Source: an optimization exercise on an open RTL-to-GDS flow (aim: small area). Production flows keep margins and buffers that such runs may drop.
Function was checked by simulation only, so behaviour that the tests miss may differ from the original.

## flow/run.sh

```bash
#!/bin/bash
# synth_recipe.tcl (not shown) runs the flow's synth.tcl, then flattens the netlist and writes it again
# the make line also repeats each setting of config.mk as NAME=value (left out here)
make -C /OpenROAD-flow-scripts/flow DESIGN_CONFIG=/design/flow/config.mk WORK_HOME=/design/flow/orfs CLKGATE_MAP_FILE= SYNTH_SCRIPT=/design/flow/synth_recipe.tcl finish
```

## flow/config.mk

```make
export PLATFORM = sky130hd
export DESIGN_NAME = complex_multiply
export DESIGN_NICKNAME = complex_multiply
export VERILOG_FILES = /design/flow/design.v
export SDC_FILE = /design/flow/constraint.sdc
export NUM_CORES = 4
export LEC_CHECK = 0
export CAP_MARGIN = 20
export CORE_MARGIN = 2
export CORE_UTILIZATION = 45
export PLACE_DENSITY = 0.6
export SLEW_MARGIN = 20
```

## flow/constraint.sdc

```tcl
create_clock -name core_clock -period 12.0 [get_ports {clk}]
set_input_delay 2.4000 -clock core_clock [delete_from_list [all_inputs] [get_ports {clk}]]
set_output_delay 2.4000 -clock core_clock [all_outputs]
set_load 0.01 [all_outputs]
```

## flow/design.v

```verilog
module IntAdder_27_f180_uid7(clk, rst, X, Y, Cin, R);
   input         clk;
   input         rst;
   input [26:0]  X;
   input [26:0]  Y;
   input         Cin;
   output [26:0] R;
   assign R = X + Y + Cin;
endmodule
module IntAdder_33_f300_uid23(clk, rst, X, Y, Cin, R);
   input         clk;
   input         rst;
   input [32:0]  X;
   input [32:0]  Y;
   input         Cin;
   output [32:0] R;
   reg [32:0]    X_d1;
   reg [32:0]    Y_d1;
   reg           Cin_d1;
   always @(posedge clk)
      begin
         X_d1 <= X;
         Y_d1 <= Y;
         Cin_d1 <= Cin;
      end
   assign R = X_d1 + Y_d1 + Cin_d1;
endmodule
module IntAdder_34_f180_uid18(clk, rst, X, Y, Cin, R);
   input         clk;
   input         rst;
   input [33:0]  X;
   input [33:0]  Y;
   input         Cin;
   output [33:0] R;
	assign R = X + Y + Cin;
endmodule
module IntAdder_42_f300_uid15(clk, rst, X, Y, Cin, R);
   input         clk;
   input         rst;
   input [41:0]  X;
   input [41:0]  Y;
   input         Cin;
   output [41:0] R;
	assign R = X + Y + Cin;
endmodule
module LZCShifter_28_to_28_counting_32_uid15(clk, rst, I, Count, O);
   input         clk;
   input         rst;
   input [27:0]  I;
   output [4:0]  Count;
   output [27:0] O;
   wire [27:0]   level5;
   wire          count4;
   reg           count4_d1;
   wire [27:0]   level4;
   wire          count3;
   reg           count3_d1;
   wire [27:0]   level3;
   wire          count2;
   reg           count2_d1;
   wire [27:0]   level2;
   reg [27:0]    level2_d1;
   wire          count1;
   wire [27:0]   level1;
   wire          count0;
   wire [27:0]   level0;
   wire [4:0]    sCount;
   always @(posedge clk)
      begin
         count4_d1 <= count4;
         count3_d1 <= count3;
         count2_d1 <= count2;
         level2_d1 <= level2;
      end
   assign level5 = I;
   assign count4 = (level5[27:12] == 16'b0000000000000000) ? 1'b1 : 
                   1'b0;
   assign level4 = (count4 == 1'b0) ? level5[27:0] : 
                   {level5[11:0], 16'b0000000000000000};
   assign count3 = (level4[27:20] == 8'b00000000) ? 1'b1 : 
                   1'b0;
   assign level3 = (count3 == 1'b0) ? level4[27:0] : 
                   {level4[19:0], 8'b00000000};
   assign count2 = (level3[27:24] == 4'b0000) ? 1'b1 : 
                   1'b0;
   assign level2 = (count2 == 1'b0) ? level3[27:0] : 
                   {level3[23:0], 4'b0000};
   assign count1 = (level2_d1[27:26] == 2'b00) ? 1'b1 : 
                   1'b0;
   assign level1 = (count1 == 1'b0) ? level2_d1[27:0] : 
                   {level2_d1[25:0], 2'b00};
   assign count0 = (level1[27] == 1'b0) ? 1'b1 : 
                   1'b0;
   assign level0 = (count0 == 1'b0) ? level1[27:0] : 
                   {level1[26:0], 1'b0};
   assign O = level0;
   assign sCount = {count4_d1, count3_d1, count2_d1, count1, count0};
   assign Count = sCount;
endmodule
module FPAddSub_8_23_uid2_RightShifter(clk, rst, X, S, R);
   input         clk;
   input         rst;
   input [23:0]  X;
   input [4:0]   S;
   output [49:0] R;
   wire [23:0]   level0;
   wire [4:0]    ps;
   wire [24:0]   level1;
   wire [26:0]   level2;
   wire [30:0]   level3;
   wire [38:0]   level4;
   wire [54:0]   level5;
	assign level0 = X;
   assign ps = S;
   assign level1 = (ps[0] == 1'b1) ? {1'b0, level0} : 
                   {level0, 1'b0};
   assign level2 = (ps[1] == 1'b1) ? {2'b00, level1} : 
                   {level1, 2'b00};
   assign level3 = (ps[2] == 1'b1) ? {4'b0000, level2} : 
                   {level2, 4'b0000};
   assign level4 = (ps[3] == 1'b1) ? {8'b00000000, level3} : 
                   {level3, 8'b00000000};
   assign level5 = (ps[4] == 1'b1) ? {16'b0000000000000000, level4} : 
                   {level4, 16'b0000000000000000};
   assign R = level5[54:5];
endmodule
module FPAddSub_8_23_uid2(clk, rst, X, Y, Radd, Rsub);
   input             clk;
   input             rst;
   input [8+23+2:0]  X;
   input [8+23+2:0]  Y;
   output [8+23+2:0] Radd;
   output [8+23+2:0] Rsub;
   wire [32:0]       excExpFracX;
   wire [32:0]       excExpFracY;
   wire [8:0]        eXmeY;
   wire [8:0]        eYmeX;
   wire              swap;
   wire [33:0]       newX;
   reg [33:0]        newX_d1;
   wire [33:0]       newY;
   wire [7:0]        expX;
   reg [7:0]         expX_d1;
   wire [1:0]        excX;
   wire [1:0]        excY;
   wire              signX;
   wire              signY;
   wire              diffSigns;
   reg               diffSigns_d1;
   reg               diffSigns_d2;
   reg               diffSigns_d3;
   reg               diffSigns_d4;
   wire [5:0]        sXsYExnXY;
   wire [23:0]       fracY;
   wire [1:0]        excRtRAdd;
   reg [1:0]         excRtRAdd_d1;
   reg [1:0]         excRtRAdd_d2;
   reg [1:0]         excRtRAdd_d3;
   reg [1:0]         excRtRAdd_d4;
   wire [1:0]        excRtRSub;
   reg [1:0]         excRtRSub_d1;
   reg [1:0]         excRtRSub_d2;
   reg [1:0]         excRtRSub_d3;
   reg [1:0]         excRtRSub_d4;
   wire              signRAdd;
   reg               signRAdd_d1;
   reg               signRAdd_d2;
   reg               signRAdd_d3;
   reg               signRAdd_d4;
   wire              signRSub;
   reg               signRSub_d1;
   reg               signRSub_d2;
   reg               signRSub_d3;
   reg               signRSub_d4;
   wire [8:0]        expDiff;
   wire              shiftedOut;
   wire [4:0]        shiftVal;
   wire [49:0]       shiftedFracY;
   reg [49:0]        shiftedFracY_d1;
   wire              sticky;
   reg               sticky_d1;
   wire [26:0]       shiftedFracYext;
   wire [26:0]       fracYAdd;
   wire [26:0]       fracYSub;
   wire [26:0]       fracX;
   wire              cInFracAdderSub;
   wire [26:0]       fracAdderResultAdd;
   wire [26:0]       fracAdderResultSub;
   reg [26:0]        fracAdderResultSub_d1;
   wire [9:0]        extendedExp;
   wire [9:0]        extendedExpInc;
   reg [9:0]         extendedExpInc_d1;
   reg [9:0]         extendedExpInc_d2;
   wire [27:0]       fracGRSSub;
   wire [4:0]        nZerosNew;
   wire [27:0]       shiftedFracSub;
   wire [9:0]        updatedExpSub;
   wire              eqdiffsign;
   reg               eqdiffsign_d1;
   wire [33:0]       expFracSub;
   wire              stkSub;
   wire              rndSub;
   wire              grdSub;
   wire              lsbSub;
   wire              addToRoundBitSub;
   wire [33:0]       RoundedExpFracSub;
   reg [33:0]        RoundedExpFracSub_d1;
   wire [1:0]        upExcSub;
   wire [22:0]       fracRSub;
   wire [7:0]        expRSub;
   wire [1:0]        excRtEffSub;
   wire [3:0]        exExpExcSub;
   wire [1:0]        excRt2Sub;
   wire [1:0]        excRSub;
   wire [30:0]       computedRSub;
   wire [27:0]       fracGRSAdd;
   wire [23:0]       updatedFracAdd;
   wire [9:0]        updatedExpAdd;
   wire [33:0]       expFracAdd;
   wire              stkAdd;
   wire              rndAdd;
   wire              grdAdd;
   wire              lsbAdd;
   wire              addToRoundBitAdd;
   wire [33:0]       RoundedExpFracAdd;
   reg [33:0]        RoundedExpFracAdd_d1;
   wire [1:0]        upExcAdd;
   wire [22:0]       fracRAdd;
   wire [7:0]        expRAdd;
   wire [1:0]        excRtEffAdd;
   wire [3:0]        exExpExcAdd;
   wire [1:0]        excRt2Add;
   wire [1:0]        excRAdd;
   reg [1:0]         excRAdd_d1;
   reg [1:0]         excRAdd_d2;
   wire [30:0]       computedRAdd;
   reg [30:0]        computedRAdd_d1;
   reg [30:0]        computedRAdd_d2;
   always @(posedge clk)
      begin
         newX_d1 <= newX;
         expX_d1 <= expX;
         diffSigns_d1 <= diffSigns;
         diffSigns_d2 <= diffSigns_d1;
         diffSigns_d3 <= diffSigns_d2;
         diffSigns_d4 <= diffSigns_d3;
         excRtRAdd_d1 <= excRtRAdd;
         excRtRAdd_d2 <= excRtRAdd_d1;
         excRtRAdd_d3 <= excRtRAdd_d2;
         excRtRAdd_d4 <= excRtRAdd_d3;
         excRtRSub_d1 <= excRtRSub;
         excRtRSub_d2 <= excRtRSub_d1;
         excRtRSub_d3 <= excRtRSub_d2;
         excRtRSub_d4 <= excRtRSub_d3;
         signRAdd_d1 <= signRAdd;
         signRAdd_d2 <= signRAdd_d1;
         signRAdd_d3 <= signRAdd_d2;
         signRAdd_d4 <= signRAdd_d3;
         signRSub_d1 <= signRSub;
         signRSub_d2 <= signRSub_d1;
         signRSub_d3 <= signRSub_d2;
         signRSub_d4 <= signRSub_d3;
         shiftedFracY_d1 <= shiftedFracY;
         sticky_d1 <= sticky;
         fracAdderResultSub_d1 <= fracAdderResultSub;
         extendedExpInc_d1 <= extendedExpInc;
         extendedExpInc_d2 <= extendedExpInc_d1;
         eqdiffsign_d1 <= eqdiffsign;
         RoundedExpFracSub_d1 <= RoundedExpFracSub;
         RoundedExpFracAdd_d1 <= RoundedExpFracAdd;
         excRAdd_d1 <= excRAdd;
         excRAdd_d2 <= excRAdd_d1;
         computedRAdd_d1 <= computedRAdd;
         computedRAdd_d2 <= computedRAdd_d1;
      end
   assign excExpFracX = {X[33:32], X[30:0]};
   assign excExpFracY = {Y[33:32], Y[30:0]};
   assign eXmeY = ({1'b0, X[30:23]}) - ({1'b0, Y[30:23]});
   assign eYmeX = ({1'b0, Y[30:23]}) - ({1'b0, X[30:23]});
   assign swap = (excExpFracX >= excExpFracY) ? 1'b0 : 
                 1'b1;
   assign newX = (swap == 1'b0) ? X : 
                 Y;
   assign newY = (swap == 1'b0) ? Y : 
                 X;
   assign expX = newX[30:23];
   assign excX = newX[33:32];
   assign excY = newY[33:32];
   assign signX = newX[31];
   assign signY = newY[31];
   assign diffSigns = signX ^ signY;
   assign sXsYExnXY = {signX, signY, excX, excY};
   assign fracY = (excY == 2'b00) ? 24'b000000000000000000000000 : 
                  ({1'b1, newY[22:0]});
   assign excRtRAdd = (sXsYExnXY == 6'b000000 || sXsYExnXY == 6'b010000 || sXsYExnXY == 6'b100000 || sXsYExnXY == 6'b110000) ? 2'b00 : 
                      (sXsYExnXY == 6'b000101 || sXsYExnXY == 6'b010101 || sXsYExnXY == 6'b100101 || sXsYExnXY == 6'b110101 || sXsYExnXY == 6'b000100 || sXsYExnXY == 6'b010100 || sXsYExnXY == 6'b100100 || sXsYExnXY == 6'b110100 || sXsYExnXY == 6'b000001 || sXsYExnXY == 6'b010001 || sXsYExnXY == 6'b100001 || sXsYExnXY == 6'b110001) ? 2'b01 : 
                      (sXsYExnXY == 6'b111010 || sXsYExnXY == 6'b001010 || sXsYExnXY == 6'b001000 || sXsYExnXY == 6'b011000 || sXsYExnXY == 6'b101000 || sXsYExnXY == 6'b111000 || sXsYExnXY == 6'b000010 || sXsYExnXY == 6'b010010 || sXsYExnXY == 6'b100010 || sXsYExnXY == 6'b110010 || sXsYExnXY == 6'b001001 || sXsYExnXY == 6'b011001 || sXsYExnXY == 6'b101001 || sXsYExnXY == 6'b111001 || sXsYExnXY == 6'b000110 || sXsYExnXY == 6'b010110 || sXsYExnXY == 6'b100110 || sXsYExnXY == 6'b110110) ? 2'b10 : 
                      2'b11;
   assign excRtRSub = (sXsYExnXY == 6'b000000 || sXsYExnXY == 6'b010000 || sXsYExnXY == 6'b100000 || sXsYExnXY == 6'b110000) ? 2'b00 : 
                      (sXsYExnXY == 6'b000101 || sXsYExnXY == 6'b010101 || sXsYExnXY == 6'b100101 || sXsYExnXY == 6'b110101 || sXsYExnXY == 6'b000100 || sXsYExnXY == 6'b010100 || sXsYExnXY == 6'b100100 || sXsYExnXY == 6'b110100 || sXsYExnXY == 6'b000001 || sXsYExnXY == 6'b010001 || sXsYExnXY == 6'b100001 || sXsYExnXY == 6'b110001) ? 2'b01 : 
                      (sXsYExnXY == 6'b001000 || sXsYExnXY == 6'b011000 || sXsYExnXY == 6'b101000 || sXsYExnXY == 6'b111000 || sXsYExnXY == 6'b000010 || sXsYExnXY == 6'b010010 || sXsYExnXY == 6'b100010 || sXsYExnXY == 6'b110010 || sXsYExnXY == 6'b001001 || sXsYExnXY == 6'b011001 || sXsYExnXY == 6'b101001 || sXsYExnXY == 6'b111001 || sXsYExnXY == 6'b000110 || sXsYExnXY == 6'b010110 || sXsYExnXY == 6'b100110 || sXsYExnXY == 6'b110110 || sXsYExnXY == 6'b101010 || sXsYExnXY == 6'b011010) ? 2'b10 : 
                      2'b11;
   assign signRAdd = ((sXsYExnXY == 6'b100000 | sXsYExnXY == 6'b010000)) ? 1'b0 : 
                     signX;
   assign signRSub = ((sXsYExnXY == 6'b000000 | sXsYExnXY == 6'b110000)) ? 1'b0 : 
                     (signX & ((~swap))) | (((~signX)) & swap);
   assign expDiff = ((swap == 1'b0)) ? eXmeY : 
                    eYmeX;
   assign shiftedOut = ((expDiff >= 25)) ? 1'b1 : 
                       1'b0;
   assign shiftVal = (shiftedOut == 1'b0) ? expDiff[4:0] : 
                     5'b11010;
   FPAddSub_8_23_uid2_RightShifter RightShifterComponent(.clk(clk), .rst(rst), .R(shiftedFracY), .S(shiftVal), .X(fracY));
   assign sticky = ((shiftedFracY_d1[23:0] == 24'b000000000000000000000000)) ? 1'b0 : 
                   1'b1;
   assign shiftedFracYext = {1'b0, shiftedFracY_d1[49:24]};
   assign fracYAdd = shiftedFracYext;
   assign fracYSub = shiftedFracYext ^ 27'b111111111111111111111111111;
   assign fracX = {2'b01, (newX_d1[22:0]), 2'b00};
   assign cInFracAdderSub = (~sticky);
   IntAdder_27_f180_uid7 fracAdderAdd(.clk(clk), .rst(rst), .Cin(1'b0), .R(fracAdderResultAdd), .X(fracX), .Y(fracYAdd));
   IntAdder_27_f180_uid7 fracAdderSub(.clk(clk), .rst(rst), .Cin(cInFracAdderSub), .R(fracAdderResultSub), .X(fracX), .Y(fracYSub));
   assign extendedExp = {2'b00, expX_d1};
   assign extendedExpInc = ({2'b00, expX_d1}) + 1'b1;
   assign fracGRSSub = {fracAdderResultSub_d1, sticky_d1};
   LZCShifter_28_to_28_counting_32_uid15 LZC_component(.clk(clk), .rst(rst), .Count(nZerosNew), .I(fracGRSSub), .O(shiftedFracSub));
   assign updatedExpSub = extendedExpInc_d2 - ({5'b00000, nZerosNew});
   assign eqdiffsign = (nZerosNew == 5'b11111) ? 1'b1 : 
                       1'b0;
   assign expFracSub = {updatedExpSub, shiftedFracSub[26:3]};
   assign stkSub = shiftedFracSub[1] | shiftedFracSub[0];
   assign rndSub = shiftedFracSub[2];
   assign grdSub = shiftedFracSub[3];
   assign lsbSub = shiftedFracSub[4];
   assign addToRoundBitSub = ((lsbSub == 1'b0 & grdSub == 1'b1 & rndSub == 1'b0 & stkSub == 1'b0)) ? 1'b0 : 
                             1'b1;
   IntAdder_34_f180_uid18 roundingAdderSub(.clk(clk), .rst(rst), .Cin(addToRoundBitSub), .R(RoundedExpFracSub), .X(expFracSub), .Y(34'b0000000000000000000000000000000000));
   assign upExcSub = RoundedExpFracSub_d1[33:32];
   assign fracRSub = RoundedExpFracSub_d1[23:1];
   assign expRSub = RoundedExpFracSub_d1[31:24];
   assign excRtEffSub = ((diffSigns_d4 == 1'b1)) ? excRtRAdd_d4 : 
                        excRtRSub_d4;
   assign exExpExcSub = {upExcSub, excRtEffSub};
   assign excRt2Sub = ((exExpExcSub) == 4'b0000 || (exExpExcSub) == 4'b0100 || (exExpExcSub) == 4'b1000 || (exExpExcSub) == 4'b1100 || (exExpExcSub) == 4'b1001 || (exExpExcSub) == 4'b1101) ? 2'b00 : 
                      ((exExpExcSub) == 4'b0001) ? 2'b01 : 
                      ((exExpExcSub) == 4'b0010 || (exExpExcSub) == 4'b0110 || (exExpExcSub) == 4'b0101) ? 2'b10 : 
                      2'b11;
   assign excRSub = ((eqdiffsign_d1 == 1'b1)) ? 2'b00 : 
                    excRt2Sub;
   assign computedRSub = {expRSub, fracRSub};
   assign Rsub = ((diffSigns_d4 == 1'b0)) ? {excRSub, signRSub_d4, computedRSub} : 
                 {excRAdd_d2, signRSub_d4, computedRAdd_d2};
   assign fracGRSAdd = {fracAdderResultAdd, sticky};
   assign updatedFracAdd = ((fracAdderResultAdd[26] == 1'b1)) ? fracGRSAdd[26:3] : 
                           fracGRSAdd[25:2];
   assign updatedExpAdd = ((fracAdderResultAdd[26] == 1'b1)) ? extendedExpInc : 
                          extendedExp;
   assign expFracAdd = {updatedExpAdd, updatedFracAdd};
   assign stkAdd = fracGRSAdd[1] | fracGRSAdd[0];
   assign rndAdd = fracGRSAdd[2];
   assign grdAdd = fracGRSAdd[3];
   assign lsbAdd = fracGRSAdd[4];
   assign addToRoundBitAdd = (grdAdd & rndAdd) | (grdAdd & ((~rndAdd)) & lsbAdd) | (((~grdAdd)) & rndAdd & stkAdd) | (grdAdd & ((~rndAdd)) & stkAdd);
   IntAdder_34_f180_uid18 roundingAdderAdd(.clk(clk), .rst(rst), .Cin(addToRoundBitAdd), .R(RoundedExpFracAdd), .X(expFracAdd), .Y(34'b0000000000000000000000000000000000));
   assign upExcAdd = RoundedExpFracAdd_d1[33:32];
   assign fracRAdd = RoundedExpFracAdd_d1[23:1];
   assign expRAdd = RoundedExpFracAdd_d1[31:24];
   assign excRtEffAdd = ((diffSigns_d2 == 1'b0)) ? excRtRAdd_d2 : 
                        excRtRSub_d2;
   assign exExpExcAdd = {upExcAdd, excRtEffAdd};
   assign excRt2Add = ((exExpExcAdd) == 4'b0000 || (exExpExcAdd) == 4'b0100 || (exExpExcAdd) == 4'b1000 || (exExpExcAdd) == 4'b1100 || (exExpExcAdd) == 4'b1001) ? 2'b00 : 
                      ((exExpExcAdd) == 4'b0001) ? 2'b01 : 
                      ((exExpExcAdd) == 4'b0010 || (exExpExcAdd) == 4'b0110 || (exExpExcAdd) == 4'b0101) ? 2'b10 : 
                      2'b11;
   assign excRAdd = excRt2Add;
   assign computedRAdd = {expRAdd, fracRAdd};
   assign Radd = ((diffSigns_d4 == 1'b0)) ? {excRAdd_d2, signRAdd_d4, computedRAdd_d2} : 
                 {excRSub, signRAdd_d4, computedRSub};
endmodule
module IntMultiplier_UsingDSP_24_24_48_unsigned_uid4(clk, rst, X, Y, R);
   input         clk;
   input         rst;
   input [23:0]  X;
   input [23:0]  Y;
   output [47:0] R;
   wire [23:0]   XX_m5;
   wire [23:0]   YY_m5;
   wire [40:0]   DSP_bh6_ch0_0;
   wire          heap_bh6_w47_0;
   reg           heap_bh6_w47_0_d1;
   wire          heap_bh6_w46_0;
   reg           heap_bh6_w46_0_d1;
   wire          heap_bh6_w45_0;
   reg           heap_bh6_w45_0_d1;
   wire          heap_bh6_w44_0;
   reg           heap_bh6_w44_0_d1;
   wire          heap_bh6_w43_0;
   reg           heap_bh6_w43_0_d1;
   wire          heap_bh6_w42_0;
   reg           heap_bh6_w42_0_d1;
   wire          heap_bh6_w41_0;
   reg           heap_bh6_w41_0_d1;
   wire          heap_bh6_w40_0;
   reg           heap_bh6_w40_0_d1;
   wire          heap_bh6_w39_0;
   reg           heap_bh6_w39_0_d1;
   wire          heap_bh6_w38_0;
   reg           heap_bh6_w38_0_d1;
   wire          heap_bh6_w37_0;
   reg           heap_bh6_w37_0_d1;
   wire          heap_bh6_w36_0;
   reg           heap_bh6_w36_0_d1;
   wire          heap_bh6_w35_0;
   reg           heap_bh6_w35_0_d1;
   wire          heap_bh6_w34_0;
   reg           heap_bh6_w34_0_d1;
   wire          heap_bh6_w33_0;
   reg           heap_bh6_w33_0_d1;
   wire          heap_bh6_w32_0;
   reg           heap_bh6_w32_0_d1;
   wire          heap_bh6_w31_0;
   reg           heap_bh6_w31_0_d1;
   wire          heap_bh6_w30_0;
   reg           heap_bh6_w30_0_d1;
   wire          heap_bh6_w29_0;
   reg           heap_bh6_w29_0_d1;
   wire          heap_bh6_w28_0;
   reg           heap_bh6_w28_0_d1;
   wire          heap_bh6_w27_0;
   reg           heap_bh6_w27_0_d1;
   wire          heap_bh6_w26_0;
   reg           heap_bh6_w26_0_d1;
   wire          heap_bh6_w25_0;
   reg           heap_bh6_w25_0_d1;
   wire          heap_bh6_w24_0;
   reg           heap_bh6_w24_0_d1;
   wire          heap_bh6_w23_0;
   reg           heap_bh6_w23_0_d1;
   wire          heap_bh6_w22_0;
   reg           heap_bh6_w22_0_d1;
   wire          heap_bh6_w21_0;
   reg           heap_bh6_w21_0_d1;
   wire          heap_bh6_w20_0;
   reg           heap_bh6_w20_0_d1;
   wire          heap_bh6_w19_0;
   reg           heap_bh6_w19_0_d1;
   wire          heap_bh6_w18_0;
   reg           heap_bh6_w18_0_d1;
   wire          heap_bh6_w17_0;
   reg           heap_bh6_w17_0_d1;
   wire          heap_bh6_w16_0;
   reg           heap_bh6_w16_0_d1;
   wire          heap_bh6_w15_0;
   reg           heap_bh6_w15_0_d1;
   wire          heap_bh6_w14_0;
   reg           heap_bh6_w14_0_d1;
   wire          heap_bh6_w13_0;
   reg           heap_bh6_w13_0_d1;
   wire          heap_bh6_w12_0;
   reg           heap_bh6_w12_0_d1;
   wire          heap_bh6_w11_0;
   reg           heap_bh6_w11_0_d1;
   wire          heap_bh6_w10_0;
   reg           heap_bh6_w10_0_d1;
   wire          heap_bh6_w9_0;
   reg           heap_bh6_w9_0_d1;
   wire          heap_bh6_w8_0;
   reg           heap_bh6_w8_0_d1;
   wire          heap_bh6_w7_0;
   reg           heap_bh6_w7_0_d1;
   wire [40:0]   DSP_bh6_ch1_0;
   wire          heap_bh6_w30_1;
   reg           heap_bh6_w30_1_d1;
   wire          heap_bh6_w29_1;
   reg           heap_bh6_w29_1_d1;
   wire          heap_bh6_w28_1;
   reg           heap_bh6_w28_1_d1;
   wire          heap_bh6_w27_1;
   reg           heap_bh6_w27_1_d1;
   wire          heap_bh6_w26_1;
   reg           heap_bh6_w26_1_d1;
   wire          heap_bh6_w25_1;
   reg           heap_bh6_w25_1_d1;
   wire          heap_bh6_w24_1;
   reg           heap_bh6_w24_1_d1;
   wire          heap_bh6_w23_1;
   reg           heap_bh6_w23_1_d1;
   wire          heap_bh6_w22_1;
   reg           heap_bh6_w22_1_d1;
   wire          heap_bh6_w21_1;
   reg           heap_bh6_w21_1_d1;
   wire          heap_bh6_w20_1;
   reg           heap_bh6_w20_1_d1;
   wire          heap_bh6_w19_1;
   reg           heap_bh6_w19_1_d1;
   wire          heap_bh6_w18_1;
   reg           heap_bh6_w18_1_d1;
   wire          heap_bh6_w17_1;
   reg           heap_bh6_w17_1_d1;
   wire          heap_bh6_w16_1;
   reg           heap_bh6_w16_1_d1;
   wire          heap_bh6_w15_1;
   reg           heap_bh6_w15_1_d1;
   wire          heap_bh6_w14_1;
   reg           heap_bh6_w14_1_d1;
   wire          heap_bh6_w13_1;
   reg           heap_bh6_w13_1_d1;
   wire          heap_bh6_w12_1;
   reg           heap_bh6_w12_1_d1;
   wire          heap_bh6_w11_1;
   reg           heap_bh6_w11_1_d1;
   wire          heap_bh6_w10_1;
   reg           heap_bh6_w10_1_d1;
   wire          heap_bh6_w9_1;
   reg           heap_bh6_w9_1_d1;
   wire          heap_bh6_w8_1;
   reg           heap_bh6_w8_1_d1;
   wire          heap_bh6_w7_1;
   reg           heap_bh6_w7_1_d1;
   wire          heap_bh6_w6_0;
   wire          heap_bh6_w5_0;
   wire          heap_bh6_w4_0;
   wire          heap_bh6_w3_0;
   wire          heap_bh6_w2_0;
   wire          heap_bh6_w1_0;
   wire          heap_bh6_w0_0;
   wire [41:0]   finalAdderIn0_bh6;
   wire [41:0]   finalAdderIn1_bh6;
   wire          finalAdderCin_bh6;
   wire [41:0]   finalAdderOut_bh6;
   wire [6:0]    tempR_bh6_0;
   reg [6:0]     tempR_bh6_0_d1;
   wire [48:0]   CompressionResult6;
   always @(posedge clk)
      begin
         heap_bh6_w47_0_d1 <= heap_bh6_w47_0;
         heap_bh6_w46_0_d1 <= heap_bh6_w46_0;
         heap_bh6_w45_0_d1 <= heap_bh6_w45_0;
         heap_bh6_w44_0_d1 <= heap_bh6_w44_0;
         heap_bh6_w43_0_d1 <= heap_bh6_w43_0;
         heap_bh6_w42_0_d1 <= heap_bh6_w42_0;
         heap_bh6_w41_0_d1 <= heap_bh6_w41_0;
         heap_bh6_w40_0_d1 <= heap_bh6_w40_0;
         heap_bh6_w39_0_d1 <= heap_bh6_w39_0;
         heap_bh6_w38_0_d1 <= heap_bh6_w38_0;
         heap_bh6_w37_0_d1 <= heap_bh6_w37_0;
         heap_bh6_w36_0_d1 <= heap_bh6_w36_0;
         heap_bh6_w35_0_d1 <= heap_bh6_w35_0;
         heap_bh6_w34_0_d1 <= heap_bh6_w34_0;
         heap_bh6_w33_0_d1 <= heap_bh6_w33_0;
         heap_bh6_w32_0_d1 <= heap_bh6_w32_0;
         heap_bh6_w31_0_d1 <= heap_bh6_w31_0;
         heap_bh6_w30_0_d1 <= heap_bh6_w30_0;
         heap_bh6_w29_0_d1 <= heap_bh6_w29_0;
         heap_bh6_w28_0_d1 <= heap_bh6_w28_0;
         heap_bh6_w27_0_d1 <= heap_bh6_w27_0;
         heap_bh6_w26_0_d1 <= heap_bh6_w26_0;
         heap_bh6_w25_0_d1 <= heap_bh6_w25_0;
         heap_bh6_w24_0_d1 <= heap_bh6_w24_0;
         heap_bh6_w23_0_d1 <= heap_bh6_w23_0;
         heap_bh6_w22_0_d1 <= heap_bh6_w22_0;
         heap_bh6_w21_0_d1 <= heap_bh6_w21_0;
         heap_bh6_w20_0_d1 <= heap_bh6_w20_0;
         heap_bh6_w19_0_d1 <= heap_bh6_w19_0;
         heap_bh6_w18_0_d1 <= heap_bh6_w18_0;
         heap_bh6_w17_0_d1 <= heap_bh6_w17_0;
         heap_bh6_w16_0_d1 <= heap_bh6_w16_0;
         heap_bh6_w15_0_d1 <= heap_bh6_w15_0;
         heap_bh6_w14_0_d1 <= heap_bh6_w14_0;
         heap_bh6_w13_0_d1 <= heap_bh6_w13_0;
         heap_bh6_w12_0_d1 <= heap_bh6_w12_0;
         heap_bh6_w11_0_d1 <= heap_bh6_w11_0;
         heap_bh6_w10_0_d1 <= heap_bh6_w10_0;
         heap_bh6_w9_0_d1 <= heap_bh6_w9_0;
         heap_bh6_w8_0_d1 <= heap_bh6_w8_0;
         heap_bh6_w7_0_d1 <= heap_bh6_w7_0;
         heap_bh6_w30_1_d1 <= heap_bh6_w30_1;
         heap_bh6_w29_1_d1 <= heap_bh6_w29_1;
         heap_bh6_w28_1_d1 <= heap_bh6_w28_1;
         heap_bh6_w27_1_d1 <= heap_bh6_w27_1;
         heap_bh6_w26_1_d1 <= heap_bh6_w26_1;
         heap_bh6_w25_1_d1 <= heap_bh6_w25_1;
         heap_bh6_w24_1_d1 <= heap_bh6_w24_1;
         heap_bh6_w23_1_d1 <= heap_bh6_w23_1;
         heap_bh6_w22_1_d1 <= heap_bh6_w22_1;
         heap_bh6_w21_1_d1 <= heap_bh6_w21_1;
         heap_bh6_w20_1_d1 <= heap_bh6_w20_1;
         heap_bh6_w19_1_d1 <= heap_bh6_w19_1;
         heap_bh6_w18_1_d1 <= heap_bh6_w18_1;
         heap_bh6_w17_1_d1 <= heap_bh6_w17_1;
         heap_bh6_w16_1_d1 <= heap_bh6_w16_1;
         heap_bh6_w15_1_d1 <= heap_bh6_w15_1;
         heap_bh6_w14_1_d1 <= heap_bh6_w14_1;
         heap_bh6_w13_1_d1 <= heap_bh6_w13_1;
         heap_bh6_w12_1_d1 <= heap_bh6_w12_1;
         heap_bh6_w11_1_d1 <= heap_bh6_w11_1;
         heap_bh6_w10_1_d1 <= heap_bh6_w10_1;
         heap_bh6_w9_1_d1 <= heap_bh6_w9_1;
         heap_bh6_w8_1_d1 <= heap_bh6_w8_1;
         heap_bh6_w7_1_d1 <= heap_bh6_w7_1;
         tempR_bh6_0_d1 <= tempR_bh6_0;
      end
   assign XX_m5 = X;
   assign YY_m5 = Y;
   assign DSP_bh6_ch0_0 = (XX_m5[23:0]) * (YY_m5[23:7]);
   assign heap_bh6_w47_0 = DSP_bh6_ch0_0[40];
   assign heap_bh6_w46_0 = DSP_bh6_ch0_0[39];
   assign heap_bh6_w45_0 = DSP_bh6_ch0_0[38];
   assign heap_bh6_w44_0 = DSP_bh6_ch0_0[37];
   assign heap_bh6_w43_0 = DSP_bh6_ch0_0[36];
   assign heap_bh6_w42_0 = DSP_bh6_ch0_0[35];
   assign heap_bh6_w41_0 = DSP_bh6_ch0_0[34];
   assign heap_bh6_w40_0 = DSP_bh6_ch0_0[33];
   assign heap_bh6_w39_0 = DSP_bh6_ch0_0[32];
   assign heap_bh6_w38_0 = DSP_bh6_ch0_0[31];
   assign heap_bh6_w37_0 = DSP_bh6_ch0_0[30];
   assign heap_bh6_w36_0 = DSP_bh6_ch0_0[29];
   assign heap_bh6_w35_0 = DSP_bh6_ch0_0[28];
   assign heap_bh6_w34_0 = DSP_bh6_ch0_0[27];
   assign heap_bh6_w33_0 = DSP_bh6_ch0_0[26];
   assign heap_bh6_w32_0 = DSP_bh6_ch0_0[25];
   assign heap_bh6_w31_0 = DSP_bh6_ch0_0[24];
   assign heap_bh6_w30_0 = DSP_bh6_ch0_0[23];
   assign heap_bh6_w29_0 = DSP_bh6_ch0_0[22];
   assign heap_bh6_w28_0 = DSP_bh6_ch0_0[21];
   assign heap_bh6_w27_0 = DSP_bh6_ch0_0[20];
   assign heap_bh6_w26_0 = DSP_bh6_ch0_0[19];
   assign heap_bh6_w25_0 = DSP_bh6_ch0_0[18];
   assign heap_bh6_w24_0 = DSP_bh6_ch0_0[17];
   assign heap_bh6_w23_0 = DSP_bh6_ch0_0[16];
   assign heap_bh6_w22_0 = DSP_bh6_ch0_0[15];
   assign heap_bh6_w21_0 = DSP_bh6_ch0_0[14];
   assign heap_bh6_w20_0 = DSP_bh6_ch0_0[13];
   assign heap_bh6_w19_0 = DSP_bh6_ch0_0[12];
   assign heap_bh6_w18_0 = DSP_bh6_ch0_0[11];
   assign heap_bh6_w17_0 = DSP_bh6_ch0_0[10];
   assign heap_bh6_w16_0 = DSP_bh6_ch0_0[9];
   assign heap_bh6_w15_0 = DSP_bh6_ch0_0[8];
   assign heap_bh6_w14_0 = DSP_bh6_ch0_0[7];
   assign heap_bh6_w13_0 = DSP_bh6_ch0_0[6];
   assign heap_bh6_w12_0 = DSP_bh6_ch0_0[5];
   assign heap_bh6_w11_0 = DSP_bh6_ch0_0[4];
   assign heap_bh6_w10_0 = DSP_bh6_ch0_0[3];
   assign heap_bh6_w9_0 = DSP_bh6_ch0_0[2];
   assign heap_bh6_w8_0 = DSP_bh6_ch0_0[1];
   assign heap_bh6_w7_0 = DSP_bh6_ch0_0[0];
   assign DSP_bh6_ch1_0 = (XX_m5[23:0]) * ({YY_m5[6:0], 10'b0000000000});
   assign heap_bh6_w30_1 = DSP_bh6_ch1_0[40];
   assign heap_bh6_w29_1 = DSP_bh6_ch1_0[39];
   assign heap_bh6_w28_1 = DSP_bh6_ch1_0[38];
   assign heap_bh6_w27_1 = DSP_bh6_ch1_0[37];
   assign heap_bh6_w26_1 = DSP_bh6_ch1_0[36];
   assign heap_bh6_w25_1 = DSP_bh6_ch1_0[35];
   assign heap_bh6_w24_1 = DSP_bh6_ch1_0[34];
   assign heap_bh6_w23_1 = DSP_bh6_ch1_0[33];
   assign heap_bh6_w22_1 = DSP_bh6_ch1_0[32];
   assign heap_bh6_w21_1 = DSP_bh6_ch1_0[31];
   assign heap_bh6_w20_1 = DSP_bh6_ch1_0[30];
   assign heap_bh6_w19_1 = DSP_bh6_ch1_0[29];
   assign heap_bh6_w18_1 = DSP_bh6_ch1_0[28];
   assign heap_bh6_w17_1 = DSP_bh6_ch1_0[27];
   assign heap_bh6_w16_1 = DSP_bh6_ch1_0[26];
   assign heap_bh6_w15_1 = DSP_bh6_ch1_0[25];
   assign heap_bh6_w14_1 = DSP_bh6_ch1_0[24];
   assign heap_bh6_w13_1 = DSP_bh6_ch1_0[23];
   assign heap_bh6_w12_1 = DSP_bh6_ch1_0[22];
   assign heap_bh6_w11_1 = DSP_bh6_ch1_0[21];
   assign heap_bh6_w10_1 = DSP_bh6_ch1_0[20];
   assign heap_bh6_w9_1 = DSP_bh6_ch1_0[19];
   assign heap_bh6_w8_1 = DSP_bh6_ch1_0[18];
   assign heap_bh6_w7_1 = DSP_bh6_ch1_0[17];
   assign heap_bh6_w6_0 = DSP_bh6_ch1_0[16];
   assign heap_bh6_w5_0 = DSP_bh6_ch1_0[15];
   assign heap_bh6_w4_0 = DSP_bh6_ch1_0[14];
   assign heap_bh6_w3_0 = DSP_bh6_ch1_0[13];
   assign heap_bh6_w2_0 = DSP_bh6_ch1_0[12];
   assign heap_bh6_w1_0 = DSP_bh6_ch1_0[11];
   assign heap_bh6_w0_0 = DSP_bh6_ch1_0[10];
   assign finalAdderIn0_bh6 = {1'b0, heap_bh6_w47_0_d1, heap_bh6_w46_0_d1, heap_bh6_w45_0_d1, heap_bh6_w44_0_d1, heap_bh6_w43_0_d1, heap_bh6_w42_0_d1, heap_bh6_w41_0_d1, heap_bh6_w40_0_d1, heap_bh6_w39_0_d1, heap_bh6_w38_0_d1, heap_bh6_w37_0_d1, heap_bh6_w36_0_d1, heap_bh6_w35_0_d1, heap_bh6_w34_0_d1, heap_bh6_w33_0_d1, heap_bh6_w32_0_d1, heap_bh6_w31_0_d1, heap_bh6_w30_1_d1, heap_bh6_w29_1_d1, heap_bh6_w28_1_d1, heap_bh6_w27_1_d1, heap_bh6_w26_1_d1, heap_bh6_w25_1_d1, heap_bh6_w24_1_d1, heap_bh6_w23_1_d1, heap_bh6_w22_1_d1, heap_bh6_w21_1_d1, heap_bh6_w20_1_d1, heap_bh6_w19_1_d1, heap_bh6_w18_1_d1, heap_bh6_w17_1_d1, heap_bh6_w16_1_d1, heap_bh6_w15_1_d1, heap_bh6_w14_1_d1, heap_bh6_w13_1_d1, heap_bh6_w12_1_d1, heap_bh6_w11_1_d1, heap_bh6_w10_1_d1, heap_bh6_w9_1_d1, heap_bh6_w8_1_d1, heap_bh6_w7_1_d1};
   assign finalAdderIn1_bh6 = {1'b0, 1'b0, 1'b0, 1'b0, 1'b0, 1'b0, 1'b0, 1'b0, 1'b0, 1'b0, 1'b0, 1'b0, 1'b0, 1'b0, 1'b0, 1'b0, 1'b0, 1'b0, heap_bh6_w30_0_d1, heap_bh6_w29_0_d1, heap_bh6_w28_0_d1, heap_bh6_w27_0_d1, heap_bh6_w26_0_d1, heap_bh6_w25_0_d1, heap_bh6_w24_0_d1, heap_bh6_w23_0_d1, heap_bh6_w22_0_d1, heap_bh6_w21_0_d1, heap_bh6_w20_0_d1, heap_bh6_w19_0_d1, heap_bh6_w18_0_d1, heap_bh6_w17_0_d1, heap_bh6_w16_0_d1, heap_bh6_w15_0_d1, heap_bh6_w14_0_d1, heap_bh6_w13_0_d1, heap_bh6_w12_0_d1, heap_bh6_w11_0_d1, heap_bh6_w10_0_d1, heap_bh6_w9_0_d1, heap_bh6_w8_0_d1, heap_bh6_w7_0_d1};
   assign finalAdderCin_bh6 = 1'b0;
   IntAdder_42_f300_uid15 Adder_final6_0(.clk(clk), .rst(rst), .Cin(finalAdderCin_bh6), .R(finalAdderOut_bh6), .X(finalAdderIn0_bh6), .Y(finalAdderIn1_bh6));
   assign tempR_bh6_0 = {heap_bh6_w6_0, heap_bh6_w5_0, heap_bh6_w4_0, heap_bh6_w3_0, heap_bh6_w2_0, heap_bh6_w1_0, heap_bh6_w0_0};
   assign CompressionResult6 = {finalAdderOut_bh6, tempR_bh6_0_d1};
   assign R = CompressionResult6[47:0];
endmodule
module FPMultiplier_8_23_8_23_8_23_uid2(clk, rst, X, Y, R);
   input             clk;
   input             rst;
   input [8+23+2:0]  X;
   input [8+23+2:0]  Y;
   output [8+23+2:0] R;
   wire              sign;
   reg               sign_d1;
   reg               sign_d2;
   wire [7:0]        expX;
   wire [7:0]        expY;
   wire [9:0]        expSumPreSub;
   wire [9:0]        bias;
   wire [9:0]        expSum;
   reg [9:0]         expSum_d1;
   wire [23:0]       sigX;
   wire [23:0]       sigY;
   wire [47:0]       sigProd;
   wire [3:0]        excSel;
   wire [1:0]        exc;
   reg [1:0]         exc_d1;
   reg [1:0]         exc_d2;
   wire              norm;
   wire [9:0]        expPostNorm;
   wire [47:0]       sigProdExt;
   wire [32:0]       expSig;
   wire              sticky;
   wire              guard;
   wire              round;
   wire [32:0]       expSigPostRound;
   wire [1:0]        excPostNorm;
   wire [1:0]        finalExc;
   always @(posedge clk)
      begin
         sign_d1 <= sign;
         sign_d2 <= sign_d1;
         expSum_d1 <= expSum;
         exc_d1 <= exc;
         exc_d2 <= exc_d1;
      end
   assign sign = X[31] ^ Y[31];
   assign expX = X[30:23];
   assign expY = Y[30:23];
   assign expSumPreSub = ({2'b00, expX}) + ({2'b00, expY});
   assign bias = 10'd127;
   assign expSum = expSumPreSub - bias;
   assign sigX = {1'b1, X[22:0]};
   assign sigY = {1'b1, Y[22:0]};
   IntMultiplier_UsingDSP_24_24_48_unsigned_uid4 SignificandMultiplication(.clk(clk), .rst(rst), .R(sigProd), .X(sigX), .Y(sigY));
   assign excSel = {X[33:32], Y[33:32]};
   assign exc = (excSel == 4'b0000 || excSel == 4'b0001 || excSel == 4'b0100) ? 2'b00 : 
                (excSel == 4'b0101) ? 2'b01 : 
                (excSel == 4'b0110 || excSel == 4'b1001 || excSel == 4'b1010) ? 2'b10 : 
                2'b11;
   assign norm = sigProd[47];
   assign expPostNorm = expSum_d1 + ({9'b000000000, norm});
   assign sigProdExt = (norm == 1'b1) ? {sigProd[46:0], 1'b0} : 
                       {sigProd[45:0], 2'b00};
   assign expSig = {expPostNorm, sigProdExt[47:25]};
   assign sticky = sigProdExt[24];
   assign guard = (sigProdExt[23:0] == 24'b000000000000000000000000) ? 1'b0 : 
                  1'b1;
   assign round = sticky & ((guard & (~(sigProdExt[25]))) | (sigProdExt[25]));
   IntAdder_33_f300_uid23 RoundingAdder(.clk(clk), .rst(rst), .Cin(round), .R(expSigPostRound), .X(expSig), .Y(33'b000000000000000000000000000000000));
   assign excPostNorm = (expSigPostRound[32:31] == 2'b00) ? 2'b01 : 
                        (expSigPostRound[32:31] == 2'b01) ? 2'b10 : 
                        (expSigPostRound[32:31] == 2'b11 || expSigPostRound[32:31] == 2'b10) ? 2'b00 : 
                        2'b11;
   assign finalExc = (exc_d2 == 2'b11 || exc_d2 == 2'b10 || exc_d2 == 2'b00) ? exc_d2 : 
                     excPostNorm;
   assign R = {finalExc, sign_d2, expSigPostRound[30:0]};
endmodule
module InputIEEE_8_23_to_8_23(clk, rst, X, R);
   input             clk;
   input             rst;
   input [31:0]      X;
   output [8+23+2:0] R;
   wire [7:0]        expX;
   wire [22:0]       fracX;
   wire              sX;
   wire              expZero;
   wire              expInfty;
   wire              fracZero;
   wire              reprSubNormal;
   wire [22:0]       sfracX;
   wire [22:0]       fracR;
   wire [7:0]        expR;
   wire              infinity;
   wire              zero;
   wire              NaN;
   wire [1:0]        exnR;
	assign expX = X[30:23];
   assign fracX = X[22:0];
   assign sX = X[31];
   assign expZero = (expX == 8'b00000000) ? 1'b1 : 
                    1'b0;
   assign expInfty = (expX == 8'b11111111) ? 1'b1 : 
                     1'b0;
   assign fracZero = (fracX == 23'b00000000000000000000000) ? 1'b1 : 
                     1'b0;
   assign reprSubNormal = fracX[22];
   assign sfracX = ((expZero == 1'b1 & reprSubNormal == 1'b1)) ? {fracX[21:0], 1'b0} : 
                   fracX;
   assign fracR = sfracX;
   assign expR = expX;
   assign infinity = expInfty & fracZero;
   assign zero = expZero & (~reprSubNormal);
   assign NaN = expInfty & (~fracZero);
   assign exnR = (zero == 1'b1) ? 2'b00 : 
                 (infinity == 1'b1) ? 2'b10 : 
                 (NaN == 1'b1) ? 2'b11 : 
                 2'b01;		 
   assign R = {exnR, sX, expR, fracR};
endmodule
module OutputIEEE_8_23_to_8_23(clk, rst, X, R);
   input            clk;
   input            rst;
   input [8+23+2:0] X;
   output [31:0]    R;
   wire [7:0]       expX;
   wire [22:0]      fracX;
   wire [1:0]       exnX;
   wire             sX;
   wire             expZero;
   wire [22:0]      sfracX;
   wire [22:0]      fracR;
   wire [7:0]       expR;
   assign expX = X[30:23];
   assign fracX = X[22:0];
   assign exnX = X[33:32];
   assign sX = ((exnX == 2'b01 | exnX == 2'b10 | exnX == 2'b00)) ? X[31] : 
               1'b0;
   assign expZero = (expX == 8'b00000000) ? 1'b1 : 
                    1'b0;
   assign sfracX = ((exnX == 2'b00)) ? 23'b00000000000000000000000 : 
                   ((expZero == 1'b1 & exnX == 2'b01)) ? {1'b1, fracX[22:1]} : 
                   ((exnX == 2'b01)) ? fracX : 
                   {22'b0000000000000000000000, exnX[0]};
   assign fracR = sfracX;
   assign expR = ((exnX == 2'b00)) ? 8'b00000000 : 
                 ((exnX == 2'b01)) ? expX : 
                 8'b11111111;
   assign R = {sX, expR, fracR};
endmodule
`timescale 1 ns / 1 ps
module multiply (A, B, clk, ce, result);
input [31:0] A,B;
input clk,ce;
output [31:0] result;
wire[33:0] modified_A , modified_B,modified_result ,out;
InputIEEE_8_23_to_8_23 A1 (.clk(clk),.rst(1'b0),.X(A), .R( modified_A));
InputIEEE_8_23_to_8_23 A2 (.clk(clk),.rst(1'b0),.X(B), .R( modified_B));
FPMultiplier_8_23_8_23_8_23_uid2 m(.clk(clk),.rst(~ce),.X(modified_A),.Y(modified_B),.R(out)); 
OutputIEEE_8_23_to_8_23 Out1 (.clk(clk), .rst(1'b0),.X(out),.R(result));
always@(posedge clk)
	begin
		end
endmodule
`timescale 1 ns / 1 ps
module adder_subtractor (A, B,result,op,clk,ce);
input [31:0] A,B;
wire [31:0]A_no_neg_zero,B_no_neg_zero;
assign A_no_neg_zero =(A[30:0]==31'b0)?32'b0:A;
assign B_no_neg_zero =(B[30:0]==31'b0)?32'b0:B;
input clk ,op,ce;
output [31:0] result;
wire[33:0] Radd,Rsub;
wire[33:0] modified_A , modified_B,modified_result ;
InputIEEE_8_23_to_8_23 A1 (.clk(clk),.rst(1'b0),.X(A_no_neg_zero), .R( modified_A));
InputIEEE_8_23_to_8_23 A2 (.clk(clk),.rst(1'b0),.X(B_no_neg_zero), .R( modified_B));
FPAddSub_8_23_uid2 adder(clk,~ce,modified_A ,modified_B, Radd, Rsub); 
assign modified_result= op? Rsub:Radd;
OutputIEEE_8_23_to_8_23 A3 (.clk(clk),.rst(1'b0),.X(modified_result), .R( result));
endmodule
`timescale 1 ns / 1 ps
module complex_multiply (A,B,clk,ce,result);   
	input wire [63:0] A,B;
	input wire clk,ce;
	output wire[63:0] result;
	wire[31:0] A_real,A_imj,B_real,B_imj;
	wire[31:0]result_real,result_imj;
	wire[31:0] r1Xr2,imj1ximj2,r1ximj2,r2ximj1;	
	assign A_real=A[63:32];
	assign A_imj=A[31:0];
	assign B_real=B[63:32];
	assign B_imj=B[31:0];
	assign result={result_real,result_imj};	   
	multiply m1(A_real,B_real,clk,ce,r1Xr2);
	multiply m2(A_imj,B_imj, clk, ce,imj1ximj2);
	multiply m3(A_real,B_imj, clk, ce, r1ximj2);
	multiply m4(A_imj, B_real, clk, ce,r2ximj1);
	adder_subtractor sub (r1Xr2,imj1ximj2,result_real,1'b1,clk,ce); 
	adder_subtractor add (r1ximj2,r2ximj1,result_imj,1'b0,clk,ce);	
endmodule
```

**Wires at chosen ports, followed through buffers**

Drawn at 1 px/µm.
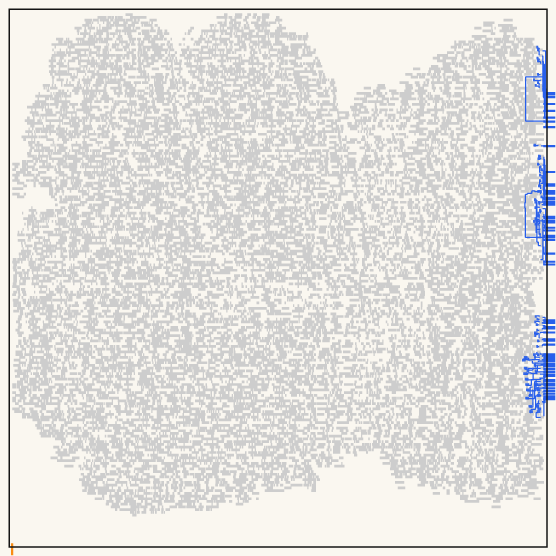
orange -> ce  # bits 1, direction input, edge south, end cells 0, buffers 0
blue -> result  # bits 64, direction output, edge east, end cells 64, buffers 64, wire 1520 µm

**The worst timing path**

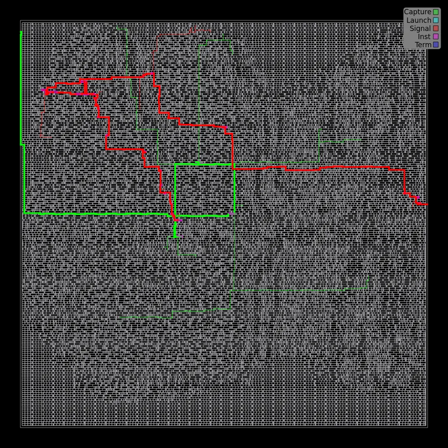
setup ws final: 839 ps
final cell count without fillers: 19000
Final Core Density: 0.498
Period minus WS final: 11160 ps
post-route setup TNS: 0 ps

**Close-up of the layout**

Region (248, 141) to (288, 181) µm. Cells in gray, sequential cells in the stronger gray; small squares are vias.
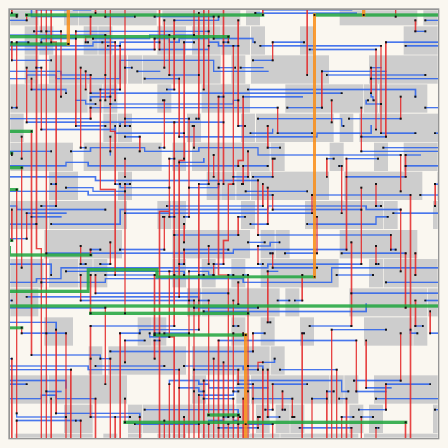
blue -> metal 1
orange -> metal 4
red -> metal 2
green -> metal 3
most frequent = inv_1 (37), fa_1 (31), nand2_1 (24)
sequential cells in the window = 0
cells with their middle in the window = 106

**I/O pins on the die edge**

Drawn at 1 px/µm. Pins as bars across the die edge, other pins in gray.
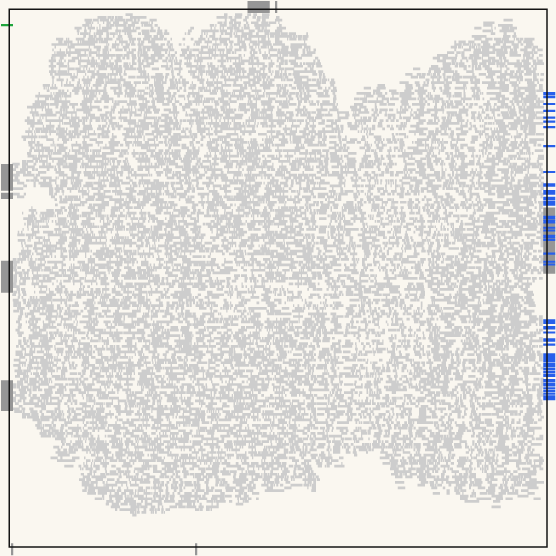
green -> clk  # pins 1, direction input, edge west
blue -> result  # pins 64, direction output, edge east
Die Y: 536 µm
Die Wd: 536 µm
Port Buffer Count: 192

==> impl_metrics.tcl <==
set metrics [dict create \
    cts_root_buf "clkbuf_16" \
    clk_pin_slew_worst_paths_ps 60 \
    first_global_vias 102000 \
    dominant_cells "multi-input gates" \
    drt-pass1-iter-count 6 \
    syn_inst 15000 \
    whs_ps 304 \
    post_cts_buffers 0 \
    worst_r2r_path_depth 31 \
    routed.top_layer "met5" \
    n_tap_cell 3743 \
    nClkBuffers 141 \
    layout.non_clock_inverters 2179 \
    yosys.area_share.adder 0.378 \
    syn_to_final_growth_pct 10.1 \
    crit_type "input port to flop" \
    regToRegSetupSlack_ps 2230 \
    ys_seq_area_frac 0.174 \
    drive_gt1_frac 0.0659 \
    placed_cells 18800 \
    synth_flop_cell "dfxtp_1" \
    multi_input_area_um2 94900 \
    vias 103000 \
    met3WireLength_um 31300 \
    crit_family "compound AO/OA/AOI/OAI gates" \
    relSlewSlack 0.231 \
    met1_length_um 173000 \
    cap_violations 0 \
    fmaxAchievable_mhz 89.6 \
    met3_usage 0.0486 \
    fin_crit_sh 0.930 \
    synth_simple_gate_area_frac 0.174 \
    synth.most_common_cell "nand2_1" \
    reg_top3 "add.adder.shiftedFracY_d1: 50 flops, sub.adder.shiftedFracY_d1: 50 flops" \
    cts_tree "built" \
    synthMuxAreaShare 0.0355 \
    seq_cell_count 1106 \
    min_path_type "flop to flop" \
    io_pins 194 \
    clock_skew_ps 75.3 \
    grt_util_all_layers 0.274 \
    r2r-end "sub.adder.shiftedFracY_d1[27]" \
    crit_cells 32 \
    synth_commonest_cells "2257 x nand2_1, 2124 x inv_1, 1768 x fa_1" \
    hpwl_um 323000 \
    vias_per_cell 5.44 \
    ys_seq_elements 1106 \
    htree_levels 3 \
    grt-busiest-layer "met2" \
    n_antenna_cell 4 \
    critPathBufInv 7 \
    clock_sinks 1106 \
    cp_slowest_stage_delay_ps 550 \
    design_area_um2 140000 \
    status "no timing/DRC/antenna violations" \
    hold_depth 0 \
    syn_area_per_cell_um2 8.49 \
    final_common_cell "nand2_1" \
    start_util 0.452 \
    synth_top_family_by_area "adder cells" \
    worstMarginPinSlew_ps 1140 \
    final_antenna_net_count 0 \
    yosysUniqueCellTypes 112 \
    endpoint "m1.m.SignificandMultiplication.heap_bh6_w47_0_d1" \
    gp_congestion 0.955 \
    nonClkBufAreaFrac 0.0434 \
    crit_top_cell "fa_1" \
    yosysTopAreaCell "fa_1" \
    drc 0 \
    seq_area_um2 22100 \
    mostFrequentLayoutCells "2254 x nand2_1, 2124 x inv_1, 1768 x fa_1" \
    arrival_ps 11900 \
    crit_required_ps 12740 \
    grt_util_met2 0.425 \
    dieArea_um2 288000 \
    grt_pass1_wl_um 610000 \
    ys_warn_count 6 \
]

## port drivers added, routing unchanged
No port has a modelled driver above. Below, the same layout with a new extraction and two added sets of constraints. Step 1 sets driving cells, clkbuf_16 on the clock port and buf_2 on the other inputs (assumed; they add their load-dependent delay and slew). Step 2, shift: input delay + t, output delay - t, t = (earliest + latest rising clock arrival at the registers) / 2. This alone moves slack from input paths to output paths. Three values: ideal ports, drivers, drivers and shift; two values: the first two.
t (ns): 0.879
setup slack, ns: 0.839 / 0.911 / 0.032
worst hold slack (ns): 0.304 / 0.304 / 0.304
After both steps setup and hold are still met in this run. The setup slack of this run moves by +0.072 ns with the drivers and by -0.807 ns with both steps.
